This is an optimization exercise on Yosys and OpenROAD, whose aim is small area and a short achievable clock period, not a production implementation. Function was checked by simulation only, so behaviour that the tests miss may differ from the original. Power and IR drop assume default switching activity.

**Path with the least slack**

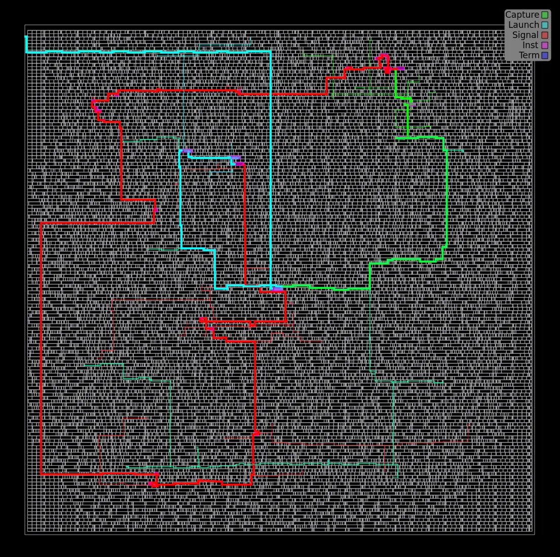
**Clock wires, drivers and flops**

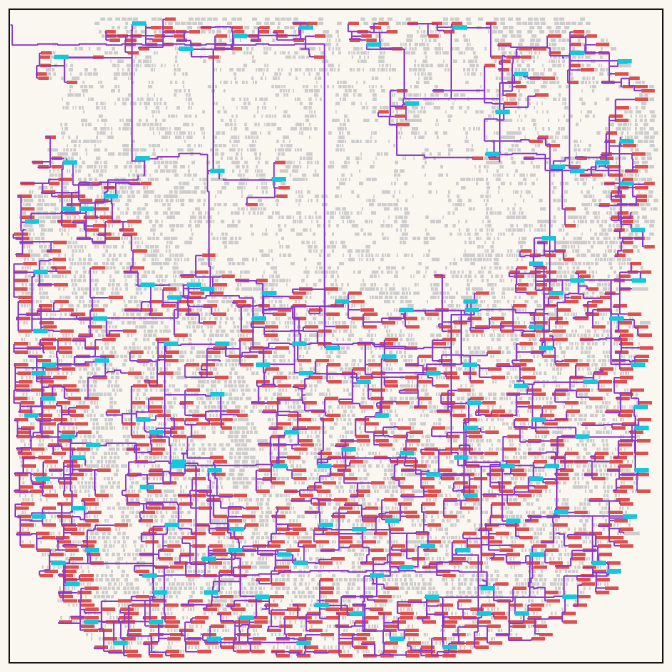
**Cells coloured by class**

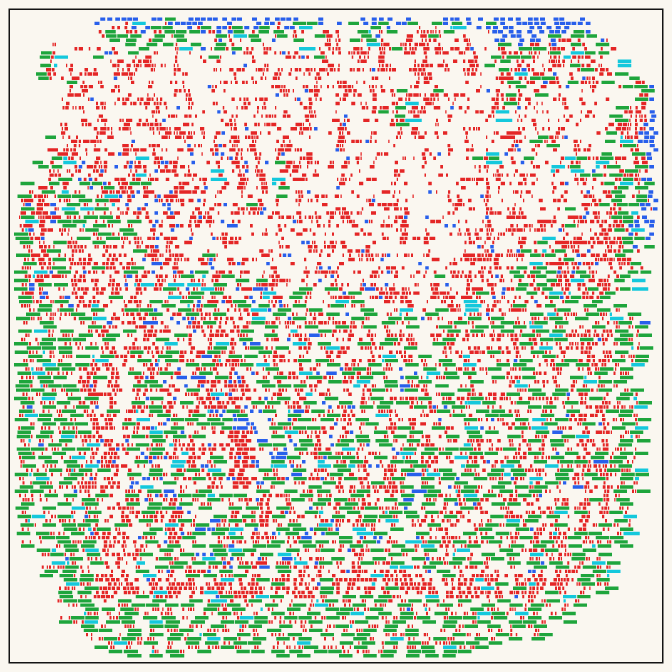
`run.sh`:
```
#!/bin/bash
# synth_recipe.tcl (not shown) runs the flow's synth.tcl, then flattens the netlist and writes it again
# the make line also repeats each setting of config.mk as NAME=value (left out here)
make -C /OpenROAD-flow-scripts/flow DESIGN_CONFIG=/design/flow/config.mk WORK_HOME=/design/flow/orfs CLKGATE_MAP_FILE= SYNTH_SCRIPT=/design/flow/synth_recipe.tcl finish
```
`config.mk`:
```
export PLATFORM = sky130hd
export DESIGN_NAME = top
export DESIGN_NICKNAME = top
export VERILOG_FILES = /design/flow/design.v
export SDC_FILE = /design/flow/constraint.sdc
export NUM_CORES = 4
export LEC_CHECK = 0
export CAP_MARGIN = 35
export CORE_MARGIN = 2
export CORE_UTILIZATION = 40
export PLACE_DENSITY = 0.6
export SLEW_MARGIN = 35
```
`constraint.sdc`:
```
create_clock -name core_clock -period 9.0 [get_ports {clk}]
set_input_delay 1.8000 -clock core_clock [delete_from_list [all_inputs] [get_ports {clk}]]
set_output_delay 1.8000 -clock core_clock [all_outputs]
set_load 0.01 [all_outputs]
```
`design.v`:
```
module mux_2(
    input logic s,
    input logic [31:0] a0,a1,
    output logic [31:0] y
);
    always_comb begin
        case(s)
        1'h0:  y = a0;
        1'h1:  y = a1;
        endcase
    end 
endmodule
module mux_4(
    input logic [1:0] s,
    input logic [31:0] a0,a1,a2,a3,
    output logic [31:0] y
);
    always_comb begin
        case(s)
        2'h0:  y = a0;
        2'h1:  y = a1;
        2'h2:  y = a2;
        2'h3:  y = a3;
        endcase
    end 
endmodule
module d_flipflop(
    input logic clk,reset,
    input logic [31:0] q_in,
    output logic [31:0] q_out
);
always_ff @(posedge clk) begin
    if(reset)
        q_out <= 32'b0;
    else 
        q_out <= q_in;
end
endmodule
module d_flipflop2(
    input logic clk,reset,a1,a2,a3,
    input logic[1:0] a4,
    output logic b1,b2,b3,
    output logic[1:0] b4
);
always_ff @( posedge clk ) begin
    if(reset) begin
        b1 <= 1'b0;
        b2 <= 1'b0;
        b3 <= 1'b0;
        b4 <= 2'b0; 
    end
    else begin   
        b1 <= a1;
        b2 <= a2;
        b3 <= a3;
        b4 <= a4;
    end
end
endmodule
module Program_Counter(
    input logic clk,reset,
    input logic [31:0] pc_next,
    output logic [31:0] pc
    );
    always_ff @(posedge clk or posedge reset) begin
        if (reset) 
            pc <= 32'b0;
        else 
            pc <= pc_next;
    end
endmodule
module Register_File(
    input logic clk,reset,reg_wr,
    input logic [4:0] raddr1,raddr2,waddr,
    input logic [31:0] wdata,
    output logic [31:0] rdata1,rdata2
    ); 
    logic [31:0] registers [0:31];
    always_ff @ (posedge clk or posedge reset) begin
        if (reset) begin
            registers[0] <= 32'd0;
            registers[1] <= 32'd10;
            registers[2] <= 32'd20;
            registers[3] <= 32'd30;
            registers[4] <= 32'd40;
            registers[5] <= 32'd50;
            registers[6] <= 32'd60;
            registers[7] <= 32'd70;
            registers[8] <= 32'd80;
            registers[9] <= 32'd90;
            registers[10] <= 32'd100;
            registers[11] <= 32'd110;
            registers[12] <= 32'd120;
            registers[13] <= 32'd130;
            registers[14] <= 32'd140;
            registers[15] <= 32'd150;
            registers[16] <= 32'd160;
            registers[17] <= 32'd170;
            registers[18] <= 32'd180;
            registers[19] <= 32'd190;
            registers[20] <= 32'd200;
            registers[21] <= 32'd210;
            registers[22] <= 32'd220;
            registers[23] <= 32'd230;
            registers[24] <= 32'd240;
            registers[25] <= 32'd250;
            registers[26] <= 32'd260;
            registers[27] <= 32'd270;
            registers[28] <= 32'd280;
            registers[29] <= 32'd290;
            registers[30] <= 32'd300;
            registers[31] <= 32'd310;
        end
        else begin
            if(reg_wr)  
                registers[waddr] <= wdata;
            registers[0] <= 32'b0;
        end
    end
    always_comb begin
            rdata1 = registers[raddr1];
            rdata2 = registers[raddr2];
        end
    endmodule
module ALU(
	input logic [3:0] alu_op,
	input logic [31:0] A,B,
	output logic [31:0] C
);
	always_comb begin
        case (alu_op)
            4'b0000: C = A + B;  
            4'b0001: C = A - B;  
            4'b0010: C = A << B[4:0];  
            4'b0011: C = A >> B[4:0];  
            4'b0100: C = $signed(A) >>> B[4:0];  
            4'b0101: C = ($signed(A) < $signed(B)) ? 1 : 0;  
            4'b0110: C = (A < B) ? 1 : 0;  
            4'b0111: C = A ^ B;  
            4'b1000: C = A | B;  
            4'b1001: C = A & B;  
            4'b1010: C = B;  
            default: C = 32'b0;
        endcase
    end
endmodule
module Branch_Condition (
    input logic [2:0] br_type,
    input logic [31:0] rdata1, rdata2,
    output logic br_taken
);
    always_comb begin
        case (br_type)
            3'b000: br_taken = 0;
            3'b001: br_taken = (rdata1 == rdata2);   
            3'b010: br_taken = (rdata1 != rdata2);   
            3'b011: br_taken = ($signed(rdata1) < $signed(rdata2));   
            3'b100: br_taken = ($signed(rdata1) >= $signed(rdata2));  
            3'b101: br_taken = (rdata1 < rdata2);    
            3'b110: br_taken = (rdata1 >= rdata2);   
            3'b111: br_taken = 1;                    
            default: br_taken = 0;                   
        endcase
    end
endmodule
module Immediate_Generator(
    input logic [31:0] instruction,
    output logic [31:0] imm_value
    );
    logic [6:0] opcode;
always_comb begin
    opcode = instruction[6:0];
    case(opcode)
        7'b0100011 : imm_value = {{20{instruction[31]}}, instruction[31:25], instruction[11:7]};
        7'b0110011 : imm_value = 32'b0;
        7'b1101111 : imm_value = {{11{instruction[31]}}, instruction[31], instruction[19:12], instruction[20], instruction[30:21], 1'b0};
        7'b1100011 : imm_value = {{19{instruction[31]}}, instruction[31], instruction[7], instruction[30:25], instruction[11:8], 1'b0};
        7'b0110111 : imm_value = {instruction[31:12], 12'b0};
        7'b0010111 : imm_value = {instruction[31:12], 12'b0};
        7'b0000011 : imm_value = {{20{instruction[31]}},instruction[31:20]};
        7'b0010011 : imm_value = {{20{instruction[31]}},instruction[31:20]};
        default    : imm_value = 32'b0;
    endcase
end
endmodule
module Controller (
    input logic [31:0] inst,         
    input logic [31:0] inst1,        
    output logic reg_wr,             
    output logic rd_en,              
    output logic wr_en,              
    output logic sel_A,              
    output logic sel_B,              
    output logic sel_pA,             
    output logic sel_pB,             
    output logic [1:0] wb_sel,       
    output logic [2:0] br_type,      
    output logic [3:0] alu_op        
);
    wire [6:0] opcode = inst[6:0];
    wire [4:0] rs1 = inst[19:15];
    wire [4:0] rs2 = inst[24:20];
    wire [2:0] func3 = inst[14:12];
    wire [6:0] func7 = inst[31:25];
    wire [6:0] opcode1 = inst1[6:0];
    wire inst1_wr = (opcode1 == 7'b0110011) || (opcode1 == 7'b0010011) ||
                    (opcode1 == 7'b0000011) || (opcode1 == 7'b0110111) ||
                    (opcode1 == 7'b0010111) || (opcode1 == 7'b1101111) ||
                    (opcode1 == 7'b1100111);
    assign sel_pA = inst1_wr && (inst1[11:7] == rs1) && (inst1[11:7] != 0);
    assign sel_pB = inst1_wr && (inst1[11:7] == rs2) && (inst1[11:7] != 0);
    always_comb begin
        reg_wr = 0;
        rd_en = 0;
        wr_en = 0;
        sel_A = 0;
        sel_B = 0;
        wb_sel = 2'b00;
        br_type = 3'b000;
        alu_op = 4'b0000;
        case(opcode)
            7'b0110011: begin
                reg_wr = 1;
                sel_A = 1;
                sel_B = 0;
                wb_sel = 2'b01;
                case(func3)
                    3'b000: alu_op = func7[5] ? 4'b0001 : 4'b0000;  
                    3'b001: alu_op = 4'b0010;  
                    3'b010: alu_op = 4'b0101;  
                    3'b011: alu_op = 4'b0110;  
                    3'b100: alu_op = 4'b0111;  
                    3'b101: alu_op = func7[5] ? 4'b0100 : 4'b0011;  
                    3'b110: alu_op = 4'b1000;  
                    3'b111: alu_op = 4'b1001;  
                endcase
            end
            7'b0010011: begin
                reg_wr = 1;
                sel_A = 1;
                sel_B = 1;
                wb_sel = 2'b01;
                case(func3)
                    3'b000: alu_op = 4'b0000;  
                    3'b001: alu_op = 4'b0010;  
                    3'b010: alu_op = 4'b0101;  
                    3'b011: alu_op = 4'b0110;  
                    3'b100: alu_op = 4'b0111;  
                    3'b101: alu_op = func7[5] ? 4'b0100 : 4'b0011;  
                    3'b110: alu_op = 4'b1000;  
                    3'b111: alu_op = 4'b1001;  
                endcase
            end
            7'b0000011: begin
                reg_wr = 1;
                rd_en = 1;
                sel_A = 1;
                sel_B = 1;
                wb_sel = 2'b11;
                alu_op = 4'b0000;  
            end
            7'b0100011: begin
                wr_en = 1;
                sel_A = 1;
                sel_B = 1;
                alu_op = 4'b0000;  
            end
            7'b1100011: begin
                sel_A = 0;  
                sel_B = 1;  
                alu_op = 4'b0000;
                case(func3)
                    3'b000: br_type = 3'b001;  
                    3'b001: br_type = 3'b010;  
                    3'b100: br_type = 3'b011;  
                    3'b101: br_type = 3'b100;  
                    3'b110: br_type = 3'b101;  
                    3'b111: br_type = 3'b110;  
                endcase
            end
            7'b0110111: begin
                reg_wr = 1;
                sel_B = 1;
                wb_sel = 2'b01;
                alu_op = 4'b1010;  
            end
            7'b0010111: begin
                reg_wr = 1;
                sel_A = 0;  
                sel_B = 1;  
                wb_sel = 2'b01;
                alu_op = 4'b0000;  
            end
            7'b1101111: begin
                reg_wr = 1;
                sel_A = 0;  
                sel_B = 1;  
                wb_sel = 2'b00;
                br_type = 3'b111;  
                alu_op = 4'b0000;  
            end
            7'b1100111: begin
                reg_wr = 1;
                sel_A = 1;  
                sel_B = 1;  
                wb_sel = 2'b00;
                br_type = 3'b111;  
                alu_op = 4'b0000;  
            end
        endcase
    end
endmodule
module LSU (
    input [31:0] address,
    input rd_en, wr_en,
    output logic imem_sel, dmem_sel, uart_sel,
    output logic mem_error
);
    typedef enum logic [31:0] {
        IMEM_START = 32'h0000_0000,
        IMEM_END   = 32'h0000_0FFF,
        DMEM_START = 32'h0000_1000,
        DMEM_END   = 32'h0000_2FFF,
        UART_START = 32'h0000_3000,
        UART_END   = 32'h0000_3FFF
    } mem_map_t;
    always_comb begin
        imem_sel = 1'b0;
        dmem_sel = 1'b0;
        uart_sel = 1'b0;
        mem_error = 1'b0;
        if (address >= IMEM_START && address <= IMEM_END) begin
            imem_sel = 1'b1;
        end
        else if (address >= DMEM_START && address <= DMEM_END) begin
            dmem_sel = 1'b1;
        end
        else if (address >= UART_START && address <= UART_END) begin
            uart_sel = 1'b1;
        end
        mem_error = (rd_en | wr_en) & !(imem_sel | dmem_sel | uart_sel);
    end
endmodule
module top( 
    input logic clk, reset,
    output logic [31:0] imem_addr,
    input  logic [31:0] imem_rdata,
    output logic [31:0] dmem_addr,
    output logic [31:0] dmem_wdata,
    output logic        dmem_we,
    output logic        dmem_re,
    input  logic [31:0] dmem_rdata
);
    logic [31:0] br_a, br_b, br_y;
    logic br_sel;
    mux_2 M_BR(br_sel, br_a, br_b, br_y);   
    logic [31:0] pc;
    Program_Counter PC0(clk, reset, br_y, pc);   
    logic [31:0] instruction;
    assign imem_addr = pc;
    assign instruction = imem_rdata;
    logic mim_sel;
    logic [31:0] instruction0;
    mux_2 M_IM(mim_sel, instruction, 32'h00000013, instruction0);   
    logic [31:0] pc1, instruction1;
    d_flipflop D_PC1(clk, reset, pc, pc1);            
    d_flipflop D_IR1(clk, reset, instruction0, instruction1);   
    logic reg_wr, rd_en, wr_en, sel_A, sel_B, sel_pA, sel_pB;
    logic [1:0] wb_sel;
    logic [2:0] br_type;
    logic [3:0] alu_op;
    logic [31:0] instruction2;
    Controller C0(
        instruction1, instruction2,   
        reg_wr, rd_en, wr_en,        
        sel_A, sel_B,                
        sel_pA, sel_pB,              
        wb_sel,                      
        br_type,                     
        alu_op                       
    );
    logic [31:0] imm_val;
    Immediate_Generator IG0(instruction1, imm_val);
    logic reg_wr1;
    logic [31:0] rdata1, rdata2, rf_in;
    logic [4:0] rs1, rs2, rsd;
    Register_File RF0(
        clk, reset, reg_wr1,
        rs1, rs2, rsd,              
        rf_in,                      
        rdata1, rdata2              
    );
    logic [31:0] m_in2, pa_out, pb_out;
    mux_2 P_A(sel_pA, rdata1, m_in2, pa_out);   
    mux_2 P_B(sel_pB, rdata2, m_in2, pb_out);   
    logic [31:0] ma_y, mb_y;
    mux_2 M_A(sel_A, pc1, pa_out, ma_y);   
    mux_2 M_B(sel_B, pb_out, imm_val, mb_y);   
    logic [31:0] alu_out;
    ALU ALU0(alu_op, ma_y, mb_y, alu_out);   
    logic br_taken;
    Branch_Condition B0(br_type, pa_out, pb_out, br_taken);
    logic [31:0] pc2, alu_out1, pb_out1;
    d_flipflop D_PC2(clk, reset, pc1, pc2);             
    d_flipflop D_ALU(clk, reset, alu_out, alu_out1);    
    d_flipflop D_WD(clk, reset, pb_out, pb_out1);       
    d_flipflop D_IR2(clk, reset, instruction1, instruction2);   
    logic wr_en1, rd_en1;
    logic [1:0] wb_sel1;
    d_flipflop2 D_CN1(
        clk, reset, 
        reg_wr, wr_en, rd_en, wb_sel,   
        reg_wr1, wr_en1, rd_en1, wb_sel1   
    );
    logic imem_sel, dmem_sel, uart_sel, mem_error;
    LSU LSU0(
        .address(alu_out1),
        .rd_en(rd_en1),
        .wr_en(wr_en1),
        .imem_sel(imem_sel),
        .dmem_sel(dmem_sel),
        .uart_sel(uart_sel),
        .mem_error(mem_error)
    );
    logic [31:0] data_out;
    assign dmem_addr  = alu_out1;
    assign dmem_wdata = pb_out1;
    assign dmem_we    = wr_en1 & dmem_sel;
    assign dmem_re    = rd_en1 & dmem_sel;
    assign data_out   = dmem_re ? dmem_rdata : 32'b0;
    logic [7:0] uart_rx_data;
    assign uart_rx_data = 8'b0;
    logic [31:0] wdata;
    mux_4 M_WB(
        wb_sel1,                      
        pc2 + 4,                      
        alu_out1,                     
        dmem_sel ? data_out : {24'b0, uart_rx_data},   
        32'b0,                        
        wdata                         
    );
    always_comb begin
        br_a = pc + 4;                
        br_b = alu_out;               
        br_sel = br_taken;            
        rf_in = wdata;                
        rs1 = instruction1[19:15];    
        rs2 = instruction1[24:20];    
        rsd = instruction2[11:7];     
        m_in2 = wdata;                
        mim_sel = br_taken;           
    end
endmodule
```
==> PnR_summary.wiki <==
{| class="wikitable"
! Metric !! Value
|-
| Top power consumer group || the clock network
|-
| Insertion delay of the later-clocked pin in the worst-skew pair || 870 ps
|-
| Worst-case headroom to the max-slew limit || 21.3%
|-
| Sequential Power Share || 36.6%
|-
| End of the worst hold path || RF0.registers[15][3]
|-
| Outcome || timing/DRC/antenna clean
|-
| Vias in the first global route || 70396
|-
| Clock tree sinks || 1200
|-
| Hold-critical path depth || 2
|-
| Share of the synthesized netlist area taken by xor and xnor gates || 0.883%
|-
| Setup-failing EPs final || 0
|-
| Switching power of the nets || 5800 µW
|-
| Required @ worst endpoint || 9770 ps
|-
| Number of buffers inserted by post-CTS setup repair || 0
|-
| Metal1 wirelength || 165000 µm
|-
| Launching point of the worst reg2reg path || D_IR1.q_out[15]
|-
| Layout cell share with drive strength beyond 1 || 12.4%
|-
| Portion of the layout cell area used by clock cells || 5.91%
|-
| Cell Count, Final, Fillers Out || 10708
|-
| R2r setup slk || 850 ps
|-
| Number of cells after detailed placement || 10417
|-
| Area fraction in and, or, nand and nor cells after synthesis || 22.3%
|-
| Leading cell type in the layout, fill and taps excluded || nand2_1
|-
| Effective utilization at floorplan || 40.4%
|-
| Dominant kind of cell by area || multi-input gates
|-
| Drt via density || 7.15
|-
| Number of non-clock buffers || 565
|-
| Number of endpoints with negative hold slack in the final report || 0
|-
| Final worst-path setup slack || 850 ps
|-
| Design Area, Final || 80200 µm²
|-
| Terminus of the critical flop-to-flop path || D_ALU.q_out[31]
|-
| Leading cell types by count after synthesis || nand2_1, o21ai_0, dfrtp_1
|-
| Multi-input comb cells || 6220
|-
| TritonCTS clock tree || done
|-
| Root buffer cell || clkbuf_16
|-
| Measured slew at the worst slew-check pin || 1170 ps
|-
| Timing-limited maximum frequency || 0.123 GHz
|-
| Number of cells produced by synthesis || 8301
|-
| Signal inverters || 130
|-
| Critical path capture point type || flip-flop
|-
| Die Ht || 421 µm
|-
| Worst Path Max Fanout || 16
|-
| Clock buffers created by TritonCTS || 139
|-
| Sum of net half-perimeters after detailed placement || 298000 µm
|-
| Share of total power in combinational logic || 25.7%
|-
| FF+latch area || 29300 µm²
|-
| Fraction of area in non-clock buffers || 6.42%
|-
| Buffer depth of the longest clock path || 3
|}
## Picture notes: 'path with the least slack'
Fin Setup TNS: 0 ps
Post-Route Utilization: 46.6%

## Picture notes: 'clock wires, drivers and flops'
Key: cells driving clock nets = cyan [count 139]; flip-flops = red [count 1200]; clock wires = purple [length 17500 µm]
There are 140 routed clock nets.

## Picture notes: 'cells coloured by class'
Key: clock drivers and dummy loads = cyan [cells 256, share of their area 6.1%]; all other logic = red [cells 6350, share of their area 49%]; other buffers and delay cells = blue [cells 565, share of their area 6.7%]; flip-flops = green [cells 1200, share of their area 38%]

[static timing again, ports no longer ideal]
No port has a modelled driver above. Below, the same layout with a new extraction and two added sets of constraints.
Step 1 assumes that a clkbuf_16 drives the clock port and a buf_2 every other input.
Step 2 adds t to the input delays and takes it off the output delays; t is the mean of the earliest and latest rising clock arrival at the registers after step 1. Input paths then give back, and output paths get back, about the clock's delay inside the block.
Slacks: ideal ports / drivers / drivers and shift; pairs: ideal ports / drivers.
t (ns): 0.929
slack for setup (ns): 0.850 / 0.850 / 0.845
worst hold slack (ns): 0.480 / 0.480 / 0.480
worst data-port slew with drivers (ns): 0.16
cell pins on the clock port's net: 1
After both steps setup and hold are still met in this run. The setup slack of this run moves by 0.000 ns with the drivers and by -0.005 ns with both steps.
